This design comes from an exercise in tuning for small area and a short achievable clock period on the open sky130 flow, not from production work.
The RTL was checked by simulation tests, not by an equivalence proof against the original design.
The series may have gaps, and a smaller design here may also do less where the tests do not look.

Fig. 1: run 1, placement by cell class
Scale bar: 100 um.
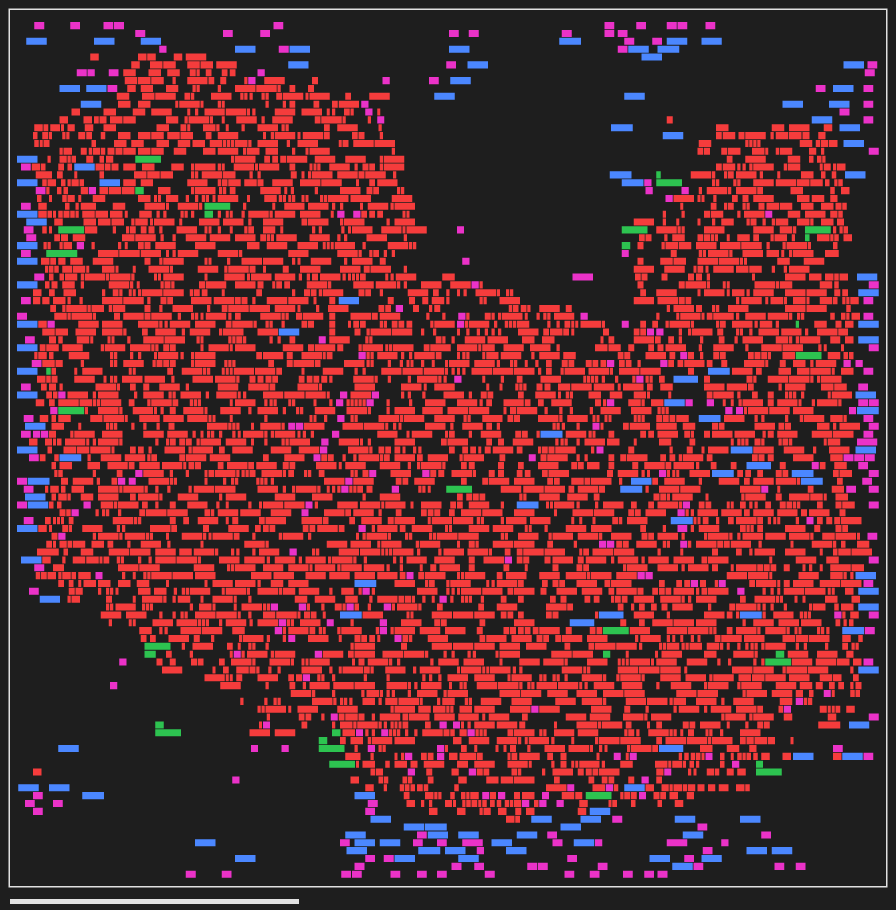
Fig. 2: run 1, the metal 2 layer
Scale bar: 100 um.
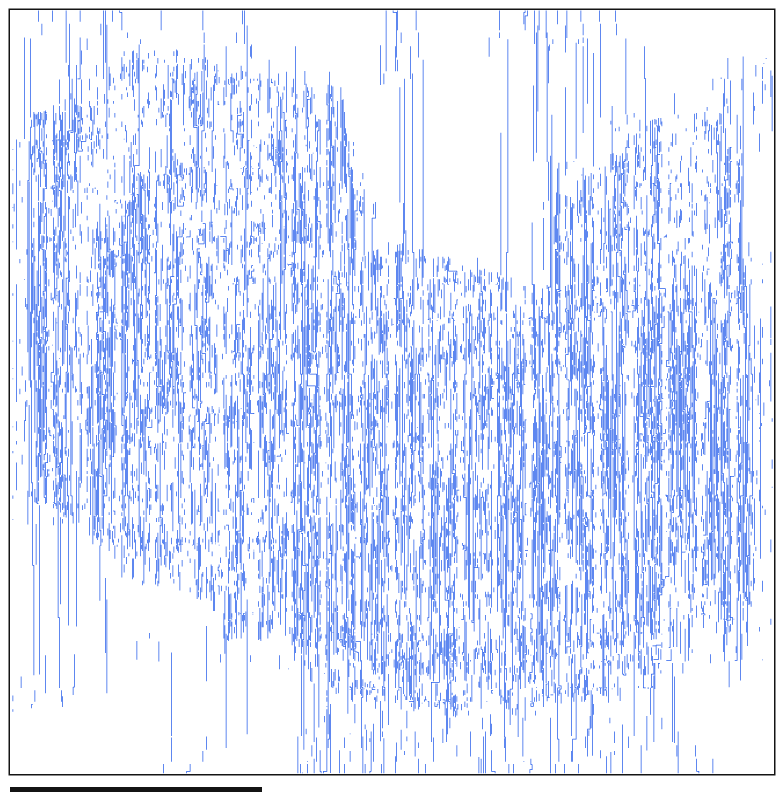
Fig. 3: run 1, the whole layout, all layers
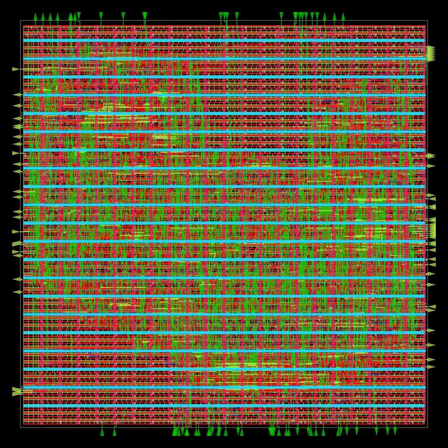
[run.sh]
#!/bin/bash
# synth_recipe.tcl (not shown) runs the flow's synth.tcl, then flattens the netlist and writes it again
# the make line also repeats each setting of config.mk as NAME=value (left out here)
make -C /OpenROAD-flow-scripts/flow DESIGN_CONFIG=/design/flow/config.mk WORK_HOME=/design/flow/orfs CLKGATE_MAP_FILE= SYNTH_SCRIPT=/design/flow/synth_recipe.tcl finish
[config.mk]
export PLATFORM = sky130hd
export DESIGN_NAME = top
export DESIGN_NICKNAME = top
export VERILOG_FILES = /design/flow/design.v
export SDC_FILE = /design/flow/constraint.sdc
export NUM_CORES = 4
export LEC_CHECK = 0
export CAP_MARGIN = 20
export CORE_MARGIN = 2
export CORE_UTILIZATION = 40
export SLEW_MARGIN = 20
[constraint.sdc]
create_clock -name core_clock -period 8.5 [get_ports {clk}]
set_input_delay 1.7000 -clock core_clock [delete_from_list [all_inputs] [get_ports {clk}]]
set_output_delay 1.7000 -clock core_clock [all_outputs]
set_load 0.01 [all_outputs]
[design.v]
`timescale 1ns / 1ps
module top( clk, in_num1, in_num2, out_num);
    input clk;
    input [31:0] in_num1;
    input [31:0] in_num2;
    output reg [63:0] out_num;
    reg [31:0]in_num1_inp;
    reg [31:0]in_num2_inp;
    always@(posedge clk) begin
    in_num1_inp <= in_num1;
    in_num2_inp <= in_num2; 
    out_num <= in_num1_inp * in_num2_inp;
    end
endmodule
==> impl_metrics.json, run 1 <==
{
  "synth_flop_cell": "dfxtp_1",
  "synth_seq_area_share": 0.07154,
  "placement.io_buffers": 128,
  "post-route-util": 0.4462,
  "dp.cells": 5025,
  "maxSlewViolCount": 0,
  "drive_gt1_frac": 0.06064,
  "finalSetupViolations": 0,
  "ys_types": 71,
  "drt_iter0_drc": 1175,
  "dr.pass1.iters": 5,
  "h-tree-depth": 4,
  "worst_setup_path_end_kind": "register",
  "root_buffer": "clkbuf_16",
  "drc": 0,
  "grt_pass1_wl_um": 154200,
  "yosys_warnings": 1,
  "finalCritPeriodShare": 0.9598,
  "arrival_ns": 8.62,
  "r2r_start": "in_num2_inp[8]",
  "tightest_slew_ns": 0.9585,
  "avgRoutedWirePerCell_um": 18.76,
  "min_period_ns": 8.158,
  "crit_fanout": 17,
  "grt_max_degree": 33,
  "rr_worst_depth": 25,
  "postCtsSetupBuffers": 0,
  "dp_hpwl_um": 80640,
  "cts_tree": "built",
  "hold_path.class": "register to register",
  "hold_viol_final": 0,
  "setup_tns_ns": 0,
  "place_congestion": 0.8685,
  "nNetsFinal": 5103,
  "r2r_end": "out_num[61]",
  "hold_path_depth": 1,
  "vias_per_cell": 4.916,
  "async_reset_ff_frac": 0,
  "finalNonFillerCells": 5057,
  "max-slew-margin-rel": 0.3610,
  "synth_area_um2": 35820,
  "holdPathEnd": "out_num[0]",
  "final_cell_mix": "896 x fa_1, 861 x inv_1, 599 x and2_1",
  "min_from": "in_num1_inp[0]",
  "startpoint_type": "register",
  "antenna_cells": 0,
  "antenna_found_initial": 0,
  "ys_ff_latch": 128,
  "syn_to_final_growth_pct": 10.27,
  "clk_pin_slew_ns": 0.07,
  "core_area_um2": 88510,
  "ant_nets": 0,
  "rsz0062_at_grt": "false",
  "clock_sinks": 128,
  "first_global_vias": 27722,
  "timing.fmax_ghz": 0.1226,
  "status": "complete, no violations",
  "rrSetupSlack_ns": 0.34,
  "avgSynthCellArea_um2": 9.448,
  "synth_nets": 5015,
  "vias": 24859,
  "fin_worst_skew_ns": 0.03147,
  "overflow": 0,
  "layout_commonest_cell": "fa_1",
  "io_pins": 129,
  "synth_edf_count": 0,
  "track_usage": 0.2214,
  "maxCapViolCount": 0,
  "clk_latency_ns": 0.54,
  "required_ns": 8.96,
  "cts_max_path_buffers": 2,
  "cts_buffers": 17,
  "core.rowCount": 109,
  "routed_wl_um": 94890,
  "postSynthCellCount": 3791,
  "start_util": 0.4047,
  "critPathKind": "register to register"
}
Notes on Fig. 1 above:
- clock drivers and dummy loads: green (cells 32)
- combinational and other logic: red (cells 3,449)
- sequential cells: blue (cells 128)
- remaining buffers and delay cells: magenta (cells 283)

Notes on Fig. 2 above:
- wire length on this layer: 49.5 mm
- main direction: vertical
- share of all routed wire: 52%

Notes on Fig. 3 above:
width of the die: 303.2 um
Die Y: 303.2 um
die footprint: 91,950 um^2

run 1: routing by layer:
metal	GRT usage	part of all wire	wire length, um	up-vias
li1	-	-	-	11117
met1	0.2751	0.41	38450	12990
met2	0.3965	0.52	49530	603
met3	0.02699	0.040	3794	149
met4	0.07718	0.033	3111	0
met5	0	0	0	-
run 1: worst max-delay path by stage:
stage	start	to	slack [ns]	cells past startpoint
final	in_num2_inp[8]	out_num[61]	0.34	25
after global placement	in_num2_inp[5]	out_num[57]	0.11	28
after floorplan	in_num2_inp[9]	out_num[60]	0.96	26
after CTS	in_num2_inp[6]	out_num[63]	0.01	26
after detailed placement	in_num2_inp[6]	out_num[63]	0.04	26
after global routing	in_num1_inp[16]	out_num[61]	0.01	26
run 1: layout make-up:
class / count / area [um^2]
Tap cell: 1165 / 1458
Sequential cell: 128 / 2613
Fill cell: 8676 / 49010
Inverter: 861 / 3232
Timing Repair Buffer: 283 / 2495
Clock buffer: 18 / 429.2
Clock inverter: 14 / 132.6
Multi-Input combinational cell: 2588 / 29140
run 1: repair_timing:
action | CTS | global route
setup endpoints to repair | 0 | 12
hold buffers | 0 | 0
gates resized for setup | 0 | 37
run 1: cell families after synthesis:
| kind of cell | count (synthesis) | share of synthesized area |
|---|---|---|
| simple gates | 1164 | 0.1682 |
| compound gates | 202 | 0.03710 |
| flops | 128 | 0.07154 |
| fa+ha+maj | 1159 | 0.5927 |
| xor+xnor | 62 | 0.01516 |
| mux | 1 | 0.0002795 |
| buf+inv | 1075 | 0.1151 |
run 1: registers in the layout (all words and copies together), names as in the netlist:
signal / cells
in_num1_inp: 32
in_num2_inp: 32
out_num: 64
run 1: cells in the mapped netlist (2+ instances only):
master,instances,area (um^2)
nor2b_1,3,18.77
a31oi_1,15,93.84
o21ai_1,4,20.02
a21o_2,2,17.52
nand2b_1,3,18.77
inv_1,861,3232
buf_4,4,30.03
o31ai_1,2,15.01
nor3_1,7,35.03
o21a_1,4,30.03
a21oi_1,65,325.3
o21ai_0,36,180.2
a21o_1,32,240.2
a211o_1,2,17.52
fa_1,896,17940
nor2_1,31,116.4
a221oi_1,2,17.52
nand3_1,10,50.05
clkbuf_8,3,41.29
nand2_1,473,1775
o21bai_1,9,67.56
and3_1,8,50.05
nand4_1,18,112.6
and2_1,599,3747
ha_1,263,3291
a211oi_1,4,30.03
clkbuf_1,204,765.7
dfxtp_1,128,2562
xnor2_1,35,306.5
xor2_1,27,236.5
run 1: through the flow:
step	setup WS, ns	instance area, um^2	hold WS (ns)
floorplan	0.9566	35820	0.4869
global placement	0.1085	38880	0.7800
detailed placement	0.03624	38880	0.7763
CTS	0.01419	39440	0.7867
global route	0.01359	39500	0.7890
finish	0.3417	39500	0.7146
run 1: critical path, stage by stage (launching register included):
cell,delay (ns)
dfxtp_1,0.46
buf_4,0.28
nand2_1,0.11
fa_1,0.52
fa_1,0.53
fa_1,0.52
fa_1,0.52
inv_1,0.05
fa_1,0.59
fa_1,0.44
fa_1,0.53
fa_1,0.42
ha_1,0.30
buf_4,0.17
a21oi_1,0.27
o21ai_1,0.21
nand3b_1,0.19
o21ba_2,0.33
o21ai_1,0.16
buf_4,0.20
buf_4,0.14
a31oi_1,0.38
o21ai_0,0.21
buf_4,0.20
a31oi_1,0.19
xnor2_1,0.14
==> run 2: too many edits to list; what changed since run 1 <==
design.v: 14 -> 2370 lines; modules unchanged: 0
  top: edited, 13 -> 2369 lines
new, not shown: flow/run.sh
new, not shown: flow/adder_map.json
new, not shown: flow/addrep.py
new, not shown: flow/eq.ys
new, not shown: flow/fapol.py
new, not shown: standard.sh
removed: run.sh
--- a/config.mk
+++ b/config.mk
@@ -8,4 +8,6 @@
 export CAP_MARGIN = 20
 export CORE_MARGIN = 2
-export CORE_UTILIZATION = 40
+export CORE_UTILIZATION = 30
+export PLACE_DENSITY = 0.5
+export SETUP_SLACK_MARGIN = 4.4
 export SLEW_MARGIN = 20
==> run 2 against run 1 <==
Critical path depth fell by 16. Via count rose by 17%. Non-clock buffer count rose by 60. Routed wire length rose by 50%. Die area rose by 5.7%. Core utilization fell by 5.1 points. Worst setup slack improved by 3.9 ns. Sequential share of layout area rose by 7.2 points. Largest cell class unchanged. Highest routed layer is now met5.
==> impl_metrics.json, run 2 <==
{
  "status": "complete, no violations",
  "drc": 0,
  "h-tree-depth": 1,
  "grt_max_degree": 35,
  "rsz0062_at_grt": "true",
  "setup_tns_ns": 0,
  "start_util": 0.3037,
  "yosys_warnings": 1,
  "drive_gt1_frac": 0.2865,
  "arrival_ns": 2.55,
  "fin_worst_skew_ns": 0.01138,
  "cts_tree": "built",
  "vias": 29030,
  "crit_fanout": 3,
  "cts_max_path_buffers": 3,
  "grt_pass1_wl_um": 197300,
  "clk_latency_ns": 0.60,
  "hold_path.class": "register to register",
  "max-slew-margin-rel": 0.5112,
  "clk_pin_slew_ns": 0.06,
  "timing.hold.ws_ns": 0.6548,
  "clock_sinks": 238,
  "min_period_ns": 4.254,
  "ant_nets": 0,
  "drt_iter0_drc": 7178,
  "avgRoutedWirePerCell_um": 30.52,
  "ff_latch_area_um2": 5110,
  "critPathKind": "register to output pin",
  "io_pins": 129,
  "regMostFlops": "x_q",
  "synth_nets": 3847,
  "core.rowCount": 112,
  "layout_commonest_cell": "inv_1",
  "final_cell_mix": "722 x inv_1, 496 x a222oi_1, 394 x fa_1",
  "maxCapViolCount": 0,
  "required_ns": 6.80,
  "core_area_um2": 93610,
  "tightest_slew_ns": 0.7307,
  "vias_per_cell": 6.234,
  "synth_area_um2": 28430,
  "hold_viol_final": 0,
  "antenna_found_initial": 15,
  "cts_buffers": 29,
  "dr.pass1.iters": 17,
  "startpoint_type": "register",
  "die_h_um": 311.8,
  "reg.largest.list": "x_q (64), y_q (61), t_q (33)",
  "worst_setup_path_end_kind": "output pin",
  "track_usage": 0.2711,
  "finalCritPeriodShare": 0.5005,
  "overflow": 0,
  "first_global_vias": 29007,
  "placement.io_buffers": 128,
  "nNetsFinal": 3926,
  "fp.dieW_um": 311.8,
  "fill_cells": 9298,
  "finalNonFillerCells": 4657,
  "avgSynthCellArea_um2": 8.614,
  "largest_register_ffs": 64,
  "syn_to_final_growth_pct": 30.27,
  "dp.cells": 4476,
  "multi_input_area_um2": 23230,
  "finalSetupViolations": 0,
  "dp_hpwl_um": 86240,
  "postSynthCellCount": 3300,
  "dieArea_um2": 97230,
  "routed_wl_um": 142200,
  "maxSlewViolCount": 0,
  "root_buffer": "clkbuf_16",
  "timing.fmax_ghz": 0.2351,
  "place_congestion": 1.011
}
[run 2: cell types whose count changed in the layout (fill, tap and decap cells not counted), moves of 66 or more]
cell / delta
nor2_4: +86
dfxtp_4: +70
nand2_1: -374
inv_1: -139
a222oi_1: +496
ha_1: -201
fa_1: -502
and2_1: -570
a21oi_2: +66
[run 2: metal layers]
layer  global-route usage  up-vias  wire (um)
met4               0.1174       10       8381
met5                    0        -         57
met3               0.1036      576      22890
met2               0.3975     2622      58720
met1               0.3538    14168      52110
li1                     -    11654          -
[run 2: per-stage QoR]
stage	util	instance area (um^2)	setup slack (ns)
6_report	0.3956	37030	4.246
2_1_floorplan	-	28430	4.593
3_5_place_dp	0.3299	30880	3.436
4_1_cts	0.3699	34630	4.145
5_1_grt	0.3955	37020	4.144
3_3_place_gp	0.3299	30880	3.401
[run 2: critical path, stage by stage, from the launching register on]
cell and delay (ns):
dfxtp_2 0.35, nand2_2 0.14, nand2_2 0.14, nor2_4 0.21
nand2_2 0.13, nor2_1 0.25, nand2_1 0.15, o21ai_4 0.23
xor2_2 0.19, clkbuf_2 0.16
[run 2: repair_timing]
action,in CTS,in global routing
cloned,4,5
resized for setup,740,545
hold buffers,0,0
endpoints found under the setup margin,102,96
pin swaps,94,184
buffers inserted,66,51
[run 2: path summary, 6_finish.rpt]
| check | startpoint | end | slack, ns | cells past startpoint |
|---|---|---|---|---|
| setup / recovery | x_q[28] | out_num[49] | 4.25 | 9 |
| hold / removal | s3[15] | x_q[63] | 0.65 | 2 |
| setup reg to reg | s1[12] | y_q[25] | 4.36 | 11 |
| hold reg to reg | s3[15] | x_q[63] | 0.65 | 2 |
[run 2: area by class of cell]
type,instances,area share
Timing Repair Buffer,343,0.09137
Clock buffer,36,0.02085
Tap cell,1254,0.04237
Sequential cell,238,0.1380
Multi-Input combinational cell,2031,0.6274
Antenna cell,3,0.0002027
Clock inverter,16,0.005170
Inverter,736,0.07467
Fig. 4: run 2, the metal 2 layer
Scale bar: 100 um.
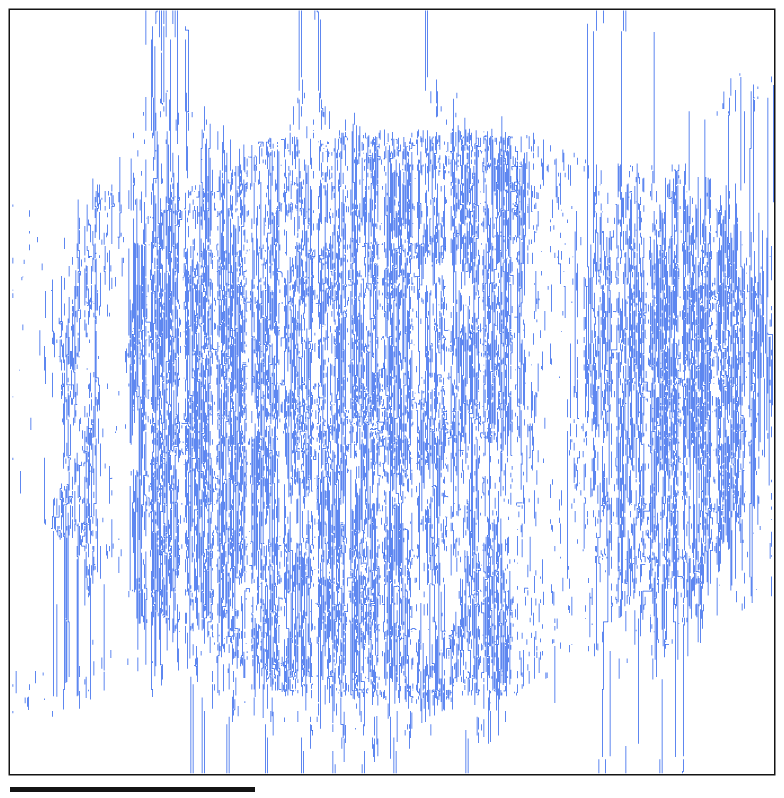
- share of all routed wire: 41%
- main direction: vertical

Fig. 5: run 2, register map, names as in the netlist
Scale bar: 100 um.
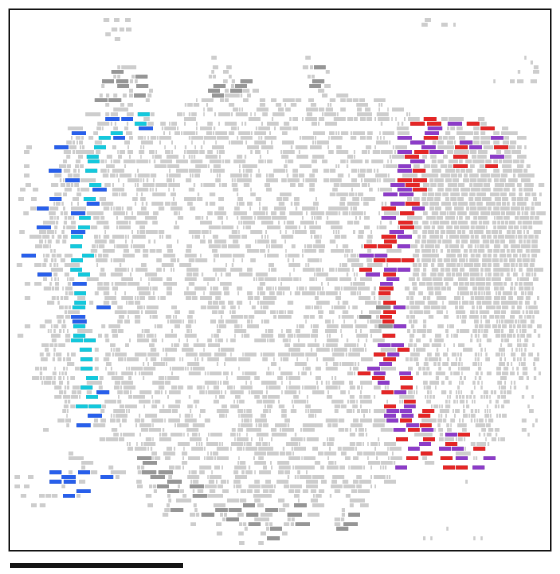
- x_q: red (placed flops 64)
- a_q: blue (placed flops 32; where a column on the left)
- y_q: purple (placed flops 61)
- t_q: cyan (placed flops 33)

Fig. 6: run 2, supply network
Scale bar: 100 um. Pins as bars on the die edge. Tap cells in grey.
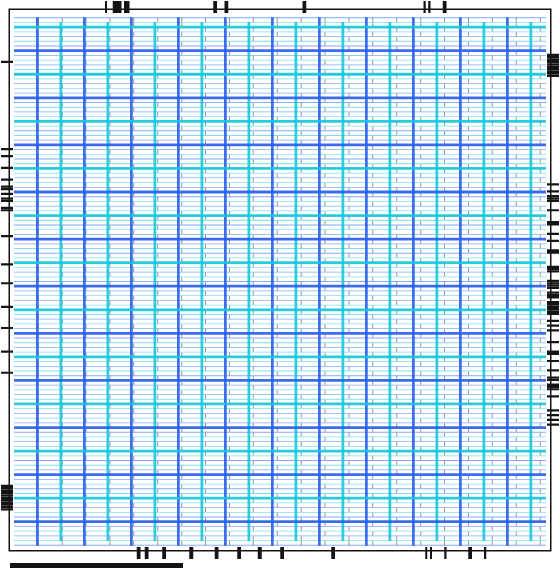
- VDD: cyan
- VSS: blue
- tap cells: 1,254
- met5 straps: 22
- signal pins: 129
- met4 straps: 22

Fig. 7: run 2, placement by cell class
Scale bar: 100 um.
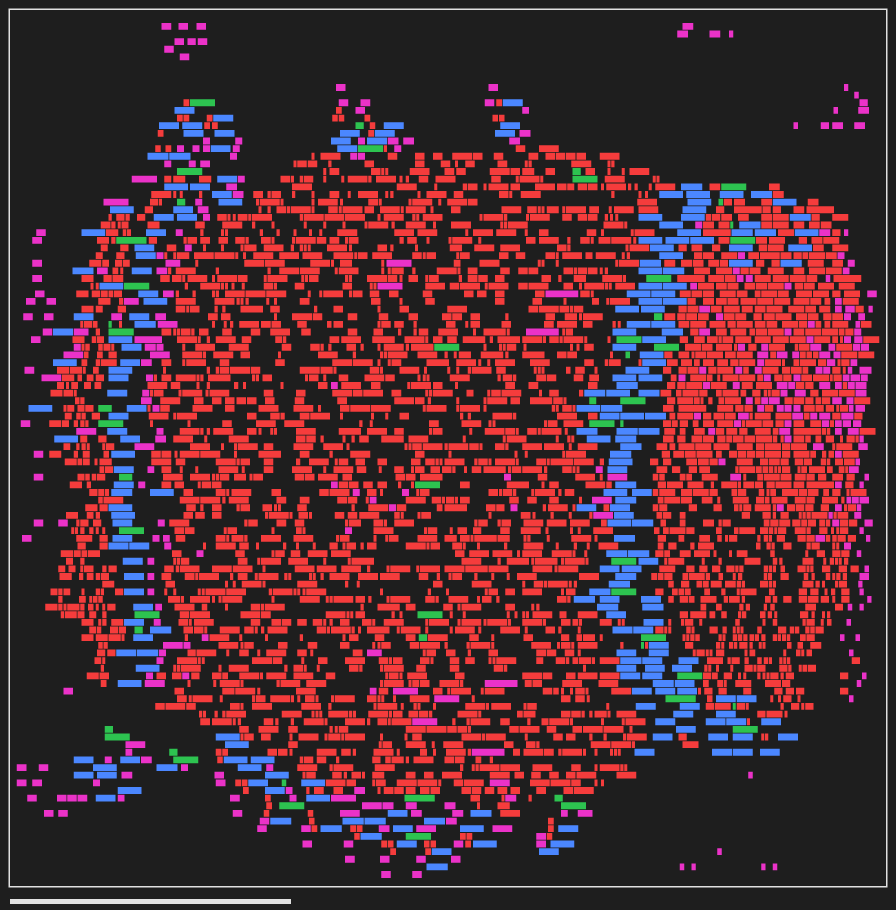
- remaining buffers and delay cells: magenta (cells 343)
- combinational and other logic: red (cells 2,767)
- clock drivers and dummy loads: green (cells 52)
- sequential cells: blue (cells 238)

==> run 3, diff against run 2 <==
--- a/config.mk
+++ b/config.mk
@@ -9,5 +9,4 @@
 export CORE_MARGIN = 2
 export CORE_UTILIZATION = 30
 export PLACE_DENSITY = 0.5
-export SETUP_SLACK_MARGIN = 4.4
 export SLEW_MARGIN = 20
==> run 3 against run 2 <==
Largest cell class unchanged. Critical path depth stayed put. Critical path type unchanged. Die area stayed put. Global-route usage decreased by 0.55 points.
==> impl_metrics.json, run 3 <==
{
  "cts_resized": 0,
  "cts_hold_buf": 0,
  "hold_viol_final": 0,
  "yosys_warnings": 1,
  "cp_slowest_cell": "clkdlybuf4s50_1",
  "layout_commonest_cell": "inv_1",
  "vias_per_cell": 6.119,
  "timing.fmax_ghz": 0.1892,
  "maxSlewViolCount": 0,
  "drc": 0,
  "path_buf_inv": 2,
  "h-tree-depth": 1,
  "ant_nets": 0,
  "track_usage": 0.2656,
  "grt_pass1_wl_um": 192700,
  "syn_to_final_growth_pct": 12.03,
  "timing.hold.ws_ns": 0.6792,
  "cts_buffers": 29,
  "clk_latency_ns": 0.60,
  "crit_family": "compound AO/OA/AOI/OAI gates",
  "finalSetupViolations": 0,
  "place_congestion": 1.011,
  "clock_sinks": 238,
  "cp_common_cell": "o21ai_1",
  "placement.io_buffers": 128,
  "routed_wl_um": 133400,
  "nNetsFinal": 3800,
  "tightest_slew_ns": 1.327,
  "hold_path.class": "register to register",
  "regMostFlops": "x_q",
  "dr.pass1.iters": 17,
  "avgSynthCellArea_um2": 8.614,
  "clk_pin_slew_ns": 0.06,
  "synth_area_um2": 28430,
  "maxCapViolCount": 0,
  "final_cell_mix": "736 x inv_1, 496 x a222oi_1, 420 x fa_1",
  "postSynthCellCount": 3300,
  "min_period_ns": 5.286,
  "crit_fanout": 5,
  "start_util": 0.3037,
  "status": "complete, no violations",
  "avgRoutedWirePerCell_um": 29.46,
  "postCtsSetupBuffers": 0,
  "overflow": 0,
  "slowest_delay_ns": 0.55,
  "vias": 27709,
  "required_ns": 6.80,
  "dp_hpwl_um": 86240,
  "largest_register_ffs": 64,
  "reg.largest.list": "x_q (64), y_q (61), t_q (33)",
  "setup_tns_ns": 0,
  "critPathKind": "register to output pin",
  "cts_tree": "built",
  "antenna_found_initial": 9,
  "synth_nets": 3847,
  "rsz0062_at_grt": "false",
  "dieArea_um2": 97230,
  "grt_max_degree": 35,
  "root_buffer": "clkbuf_16",
  "max-slew-margin-rel": 0.1141,
  "drt_iter0_drc": 7118,
  "startpoint_type": "register",
  "path_cells": "nor2_1 > a21oi_1 > o21ai_1 > a21oi_1 > o21ai_1 > inv_1 > o21ai_1 > xor2_1 > clkdlybuf4s50_1",
  "cts_max_path_buffers": 3,
  "arrival_ns": 3.59,
  "finalCritPeriodShare": 0.6219,
  "worst_setup_path_end_kind": "output pin",
  "first_global_vias": 28285,
  "drive_gt1_frac": 0.05284,
  "core_area_um2": 93610,
  "antenna_cells": 0,
  "fin_worst_skew_ns": 0.01652
}
## run 3: worst paths after layout
kind                start           to  slack (ns)  cells past startpoint
hold reg to reg   t_q[33]      x_q[63]        0.68                      2
hold / removal    t_q[33]      x_q[63]        0.68                      2
setup reg to reg   s1[13]      y_q[36]        3.79                     10
setup / recovery   x_q[2]  out_num[50]        3.21                      9
## run 3: cell type report
class | instances | area [um^2]
clock inverter | 16 | 191.4
inverter | 736 | 2763
multi-input combinational | 2031 | 19790
clock buffer | 36 | 772.0
fill | 9889 | 61770
sequential | 238 | 4808
timing repair buffer | 217 | 1949
tap | 1254 | 1569
## run 3: per-layer routing
metal,track usage,share of wire
met3,0.09943,0.16
met2,0.3935,0.42
met1,0.3471,0.38
met4,0.1072,0.047
met5,0.003953,0.00060
## run 3: metrics by stage
stage	instance area, um^2	utilization	worst slack, ns	cells
after floorplan	28430	-	4.593	3300
after global placement	30880	0.3299	3.401	4476
after detailed placement	30880	0.3299	3.436	4476
after CTS	31840	0.3402	3.227	4528
after global routing	31840	0.3402	2.966	4528
final	31840	0.3402	3.214	4528
## run 3: worst register-to-register path: cells and delay by family, from the launching register on
family	cells	cell delay, ns
DFF	1	1.11
buffers and inverters	3	0.62
adders and majority gates	6	2.68
AOI/OAI and AO/OA	1	0.17
Fig. 8: run 3, register map, names as in the netlist
Scale bar: 100 um.
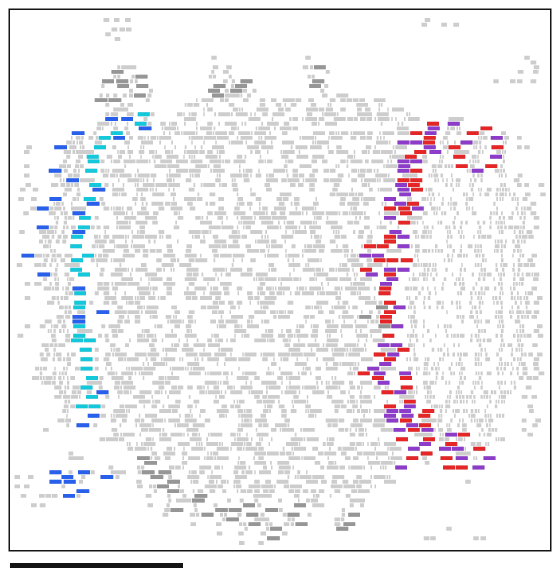
- t_q: cyan (placed flops 33)
- y_q: purple (placed flops 61)
- x_q: red (placed flops 64)
- a_q: blue (placed flops 32; where a column on the left)
- not coloured: 48

Fig. 9: run 3, the whole layout, all layers
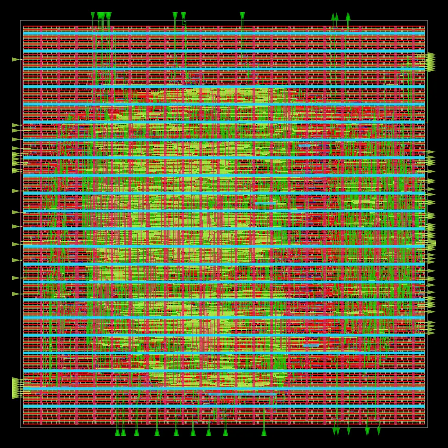
Final Cell Area: 31,840 um^2
# IOs: 129
width of the die: 311.8 um
row count: 112

Fig. 10: run 3, placement by cell class
Scale bar: 100 um.
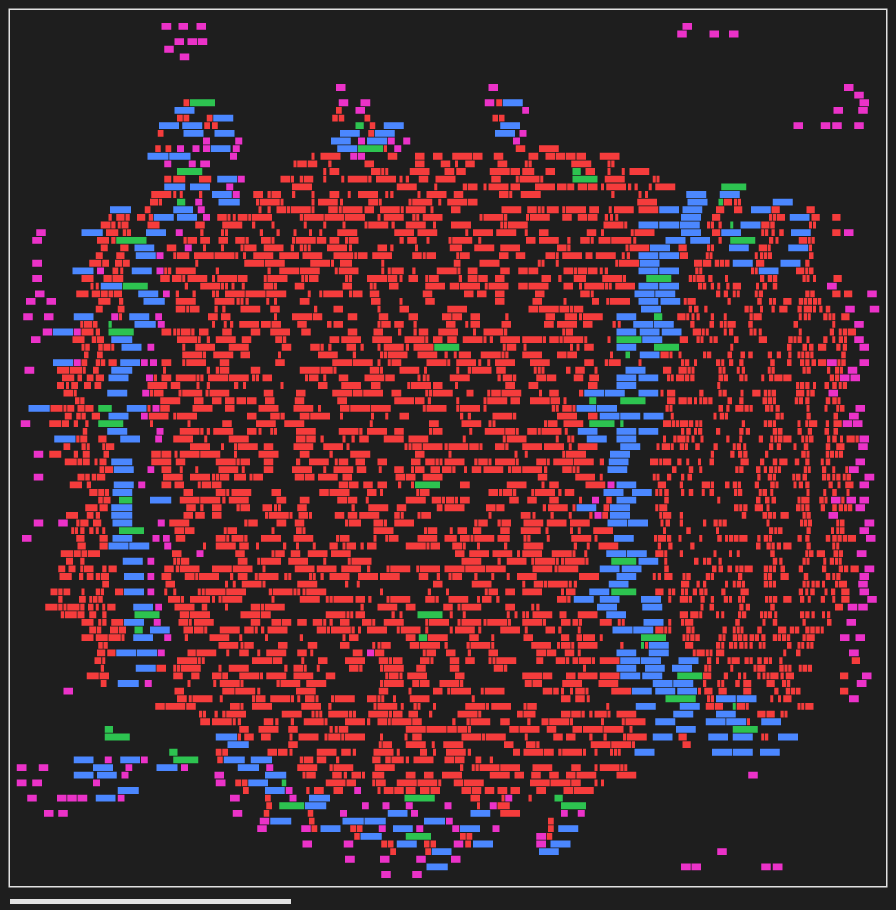
- remaining buffers and delay cells: magenta (cells 217)
- sequential cells: blue (cells 238)
- clock drivers and dummy loads: green (cells 52)
- combinational and other logic: red (cells 2,767)

Fig. 11: run 3, the metal 2 layer
Scale bar: 100 um.
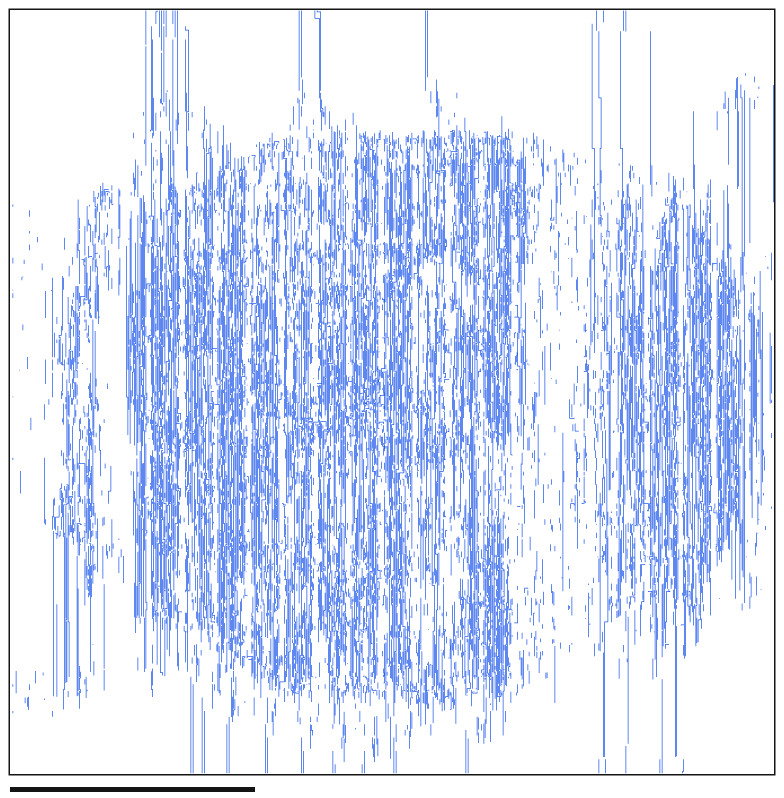
- share of all routed wire: 42%
- nets with wire on the layer: 3,126
- main direction: vertical
- wire length on this layer: 55.6 mm
- longest straight run: 83.6 um

==> run 4, diff against run 3 <==
--- a/flow/run.sh
+++ b/flow/run.sh
@@ -40,4 +40,5 @@
   rm -f $R/1_synth.odb $R/1_synth.sdc
 fi
 
+export BUFFER_PORTS_ARGS="-buffer_cell sky130_fd_sc_hd__buf_2"
 bash standard.sh finish > $W/flow_layout.log 2>&1
--- a/flow/adder_map.json
+++ b/flow/adder_map.json
@@ -2,6 +2,7 @@
 "out": "out_num",
 "width": 64,
 "inv": 1,
+"arch": "ks",
 "x": [
 [
 "x_q",
--- a/flow/addrep.py
+++ b/flow/addrep.py
@@ -202,17 +202,41 @@
             t = (o, 1)
     return g, t
 
-d = 1
-while d < W:
+ARCH = amap.get('arch', 'ks')
+if ARCH == 'ks':
+    d = 1
+    while d < W:
+        nG, nT = dict(G), dict(T)
+        for i in range(W):
+            j = i - d
+            if j < 0:
+                continue
+            need_t = (i - 2 * d) >= 0
+            nG[i], nT[i] = combine(G[i], T[i], G[j], T[j], need_t)
+        G, T = nG, nT
+        d *= 2
+else:
+    # Han-Carlson: Kogge-Stone on the odd bits (after pairing each odd bit
+    # with the even bit below it), then one level for the even bits
     nG, nT = dict(G), dict(T)
-    for i in range(W):
-        j = i - d
-        if j < 0:
-            continue
-        need_t = (i - 2 * d) >= 0
-        nG[i], nT[i] = combine(G[i], T[i], G[j], T[j], need_t)
+    for i in range(1, W, 2):
+        nG[i], nT[i] = combine(G[i], T[i], G[i - 1], T[i - 1], i >= 3)
     G, T = nG, nT
-    d *= 2
+    d = 2
+    while d < W:
+        nG, nT = dict(G), dict(T)
+        for i in range(1, W, 2):
+            j = i - d
+            if j < 0:
+                continue
+            need_t = (i - 2 * d) >= 0
+            nG[i], nT[i] = combine(G[i], T[i], G[j], T[j], need_t)
+        G, T = nG, nT
+        d *= 2
+    nG = dict(G)
+    for i in range(2, W, 2):
+        nG[i], _ = combine(G[i], T[i], G[i - 1], None, False)
+    G = nG
 
 # sums: s_i = h_i ^ carry_i, carry_i = G[i-1]
 for c in range(W):
--- a/flow/eq.ys
+++ b/flow/eq.ys
@@ -5,6 +5,7 @@
 rename top gate
 flatten gold gate
 hierarchy -check
+rename -hide w:* w:*.IQ %d i:* %d o:* %d
 equiv_make gold gate equiv
 hierarchy -top equiv
 opt_clean
--- a/flow/fapol.py
+++ b/flow/fapol.py
@@ -140,6 +140,18 @@
 before = sum(1 for i in removable)
 start = cost_nets(all_bases)
 
+# cells whose outputs are ports keep their polarity
+pinned = set()
+for i in fa_idx + ha_idx:
+    for p, n in insts[i][2]:
+        if p in OUTPINS and n in port_like:
+            pinned.add(i)
+            if n in hflip:
+                hflip[n] = None
+pinned_nets = set(n for n, v in hflip.items() if v is None)
+for n in pinned_nets:
+    hflip[n] = 0
+
 random.seed(1)
 improved = True
 rounds = 0
@@ -149,6 +161,8 @@
     order = fa_idx[:]
     random.shuffle(order)
     for i in order:
+        if i in pinned:
+            continue
         nets = fa_nets[i]
         c0 = cost_nets(nets)
         flip[i] ^= 1
@@ -158,6 +172,8 @@
         else:
             flip[i] ^= 1
     for b in hflip:
+        if b in pinned_nets:
+            continue
         c0 = cost_nets([b])
         hflip[b] ^= 1
         c1 = cost_nets([b])
--- a/config.mk
+++ b/config.mk
@@ -6,7 +6,8 @@
 export NUM_CORES = 4
 export LEC_CHECK = 0
 export CAP_MARGIN = 20
+export CELL_PAD_IN_SITES_DETAIL_PLACEMENT = 1
 export CORE_MARGIN = 2
-export CORE_UTILIZATION = 30
-export PLACE_DENSITY = 0.5
+export CORE_UTILIZATION = 40
+export SETUP_SLACK_MARGIN = 4.2
 export SLEW_MARGIN = 20
==> run 4 against run 3 <==
Still clean. Via count shrank 3.9%. Worst setup slack gained 0.94 ns. Count of clock-buffer cells in the layout shrank 6. Non-clock buffer count grew 13. Critical path depth shrank 2. Critical endpoint is now y_q[32].
==> impl_metrics.json, run 4 <==
{
  "grt_max_degree": 35,
  "vias": 26637,
  "required_ns": 8.93,
  "status": "complete, no violations",
  "timing.hold.ws_ns": 0.6862,
  "antenna_found_initial": 4,
  "rr_worst_depth": 7,
  "avgSynthCellArea_um2": 9.730,
  "cts_tree": "built",
  "worst_setup_path_end_kind": "register",
  "postSynthCellCount": 2669,
  "slowest_delay_ns": 0.96,
  "first_global_vias": 28460,
  "dr.pass1.iters": 19,
  "finalCritPeriodShare": 0.5113,
  "yosys_warnings": 1,
  "avgRoutedWirePerCell_um": 35.94,
  "synth_nets": 3154,
  "layout_commonest_cell": "a222oi_1",
  "drive_gt1_frac": 0.2138,
  "drt_iter0_drc": 7392,
  "cts_buffers": 27,
  "nNetsFinal": 3118,
  "hold_viol_final": 0,
  "cts_max_path_buffers": 3,
  "cp.depth": 7,
  "cp_common_cell": "fa_1",
  "ant_nets": 0,
  "root_buffer": "clkbuf_16",
  "maxCapViolCount": 0,
  "finalSetupViolations": 0,
  "place_congestion": 1.075,
  "track_usage": 0.3637,
  "max-slew-margin-rel": 0.1383,
  "post-route-util": 0.4587,
  "arrival_ns": 4.78,
  "clk_latency_ns": 0.57,
  "dieArea_um2": 66980,
  "crit_fanout": 32,
  "placement.io_buffers": 128,
  "grt_pass1_wl_um": 182300,
  "cp_slowest_cell": "dfxtp_2",
  "fin_worst_skew_ns": 0.02867,
  "setup_tns_ns": 0,
  "syn_to_final_growth_pct": 13.67,
  "io_pins": 129,
  "drc": 0,
  "overflow": 0,
  "startpoint_type": "register",
  "regMostFlops": "x_q",
  "post_dp_cell_area_um2": 27180,
  "vias_per_cell": 7.593,
  "core.rowCount": 93,
  "path_buf_inv": 0,
  "path_cells": "a222oi_1 > fa_1 > fa_1 > fa_1 > fa_1 > fa_1 > fa_1",
  "crit_family": "adder cells",
  "hold_path.class": "register to register",
  "min_period_ns": 4.346,
  "clk_pin_slew_ns": 0.06,
  "largest_register_ffs": 64,
  "fill_cells": 7029
}
## run 4: per-stage QoR
step           std cells  setup WS, ns
2_1_floorplan       2669         4.505
3_3_place_gp        3432         3.626
3_5_place_dp        3432         3.563
4_1_cts             3496         4.123
5_1_grt             3508         4.051
6_report            3508         4.154
## run 4: path summary, 6_finish.rpt
kind	startpoint	to	slack, ns
min reg2reg	t_q[33]	x_q[63]	0.69
max reg2reg	a_q[9]	y_q[32]	4.15
min	t_q[33]	x_q[63]	0.69
max	a_q[9]	y_q[32]	4.15
## run 4: what timing repair did
item,in CTS,in global routing
pin swaps,8,23
setup endpoints to repair,51,49
gates resized for setup,146,166
setup buffers,16,11
## run 4: final cells by class
class / count / area, um^2 / share of cell area
Multi-Input combinational cell: 2091 / 21100 / 0.7148
Timing Repair Buffer: 230 / 1406 / 0.04764
Inverter: 45 / 168.9 / 0.005722
Sequential cell: 238 / 4836 / 0.1638
Tap cell: 855 / 1070 / 0.03624
Clock inverter: 18 / 227.7 / 0.007714
Clock buffer: 30 / 706.9 / 0.02395
Antenna cell: 1 / 2.502 / 0.00008477
## run 4: worst min-delay path: cells and delay by family, from the launching register on
family,cells,cell delay (ns)
DFF,1,0.30
buffers and inverters,1,0.24
and+or+nand+nor,1,0.11
## run 4: per-layer routing
metal  vias up  routed length (um)  global-route usage  part of all wire
met4         6                9357              0.2091             0.074
met3       790               20400              0.1639              0.16
met1     12990               41900              0.4209              0.33
met5         -                  50            0.004274           0.00040
met2      2712               54360              0.5574              0.43
li1      10139                   -                   -                 -
Fig. 12: run 4, register map, names as in the netlist
Scale bar: 100 um.
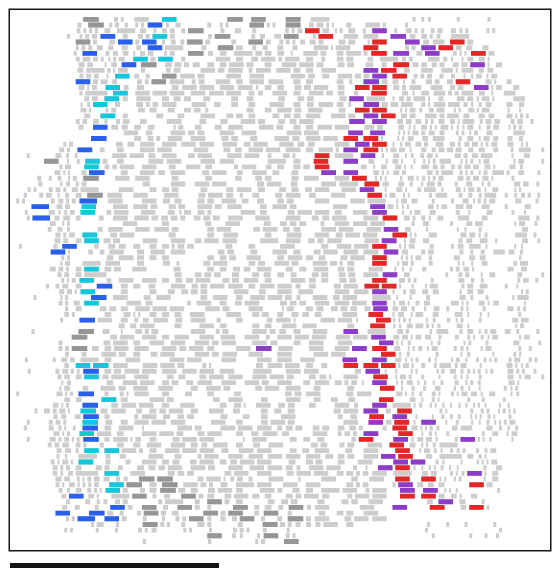
- x_q: red (placed flops 64)
- t_q: cyan (placed flops 33; where a column on the left)
- y_q: purple (placed flops 61)
- a_q: blue (placed flops 32; where a column on the left)
- not coloured: 48

Fig. 13: run 4, supply network
Scale bar: 100 um. Pins as bars on the die edge. Tap cells in grey.
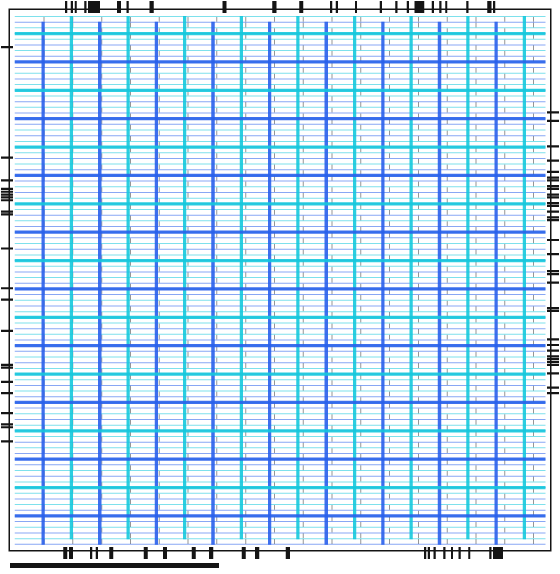
- VSS: blue
- VDD: cyan
- rows: 93
- met4 straps: 18
- met5 straps: 18

Fig. 14: run 4, the metal 2 layer
Scale bar: 100 um.
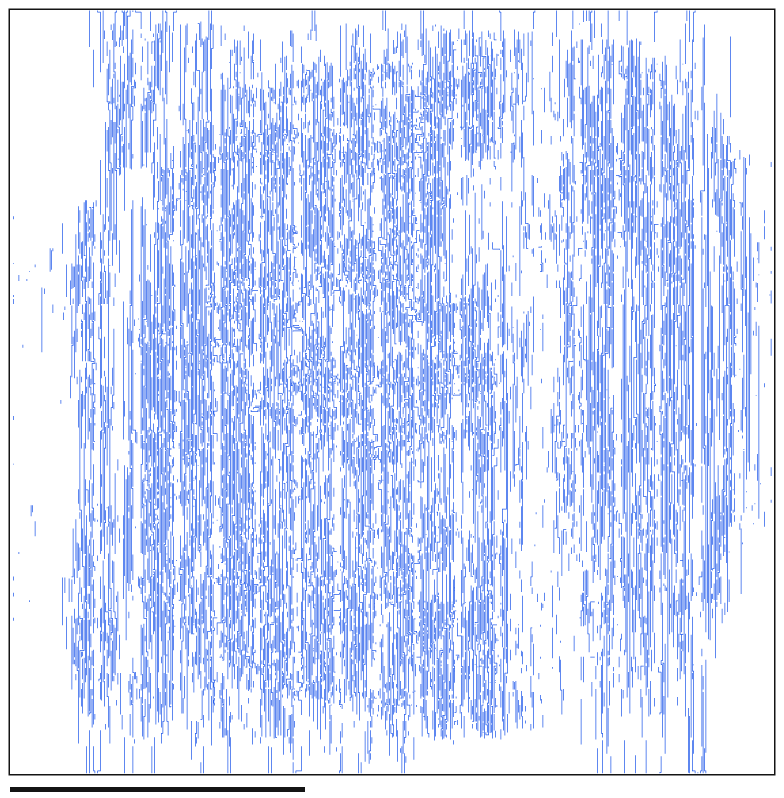
- nets with wire on the layer: 2,914
- longest straight run: 100 um
- wire length on this layer: 54.4 mm
- share of all routed wire: 43%

Fig. 15: run 4, the whole layout, all layers
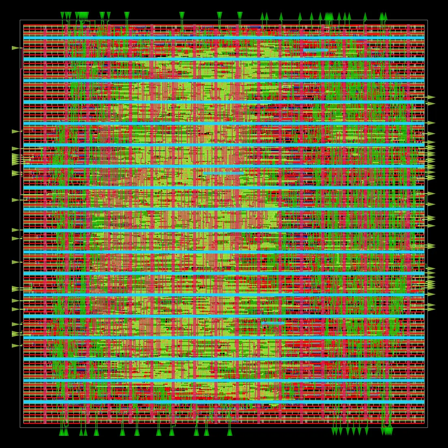
Final Instance Count excl. Fillers: 3,508
WL final: 126,100 um
Final Cell Area: 29,520 um^2
width of the die: 258.8 um

port drivers added, routing unchanged:
Ports are ideal in the flow. The routed layouts listed here were re-timed in OpenROAD.
Step 1 (the two cells are an assumption about what drives the block):
set clk [get_ports {clk}]
set_driving_cell -lib_cell sky130_fd_sc_hd__clkbuf_16 $clk
set_driving_cell -lib_cell sky130_fd_sc_hd__buf_2 [delete_from_list [all_inputs] $clk]
Step 2 also shifts input and output timing later by t, the mid clock arrival at the registers, as if the neighbouring blocks saw the same clock.
Three values: no drivers, after step 1, after step 2; two values: the first two.
run	shift t [ns]	setup WS [ns]	latest minus earliest clock arrival (ns)
run 1	0.595	0.342 / 0.342 / 0.342	0.034 / 0.033
run 2	0.661	4.246 / 4.180 / 3.887	0.012 / 0.011
run 3	0.655	3.214 / 3.149 / 3.463	0.017 / 0.017
run 4	0.613	4.154 / 4.119 / 3.746	0.028 / 0.029
After both steps setup and hold are still met in every run listed. The setup slack of run 4, which loses most, moves by -0.035 ns with the drivers and by -0.408 ns with both steps.
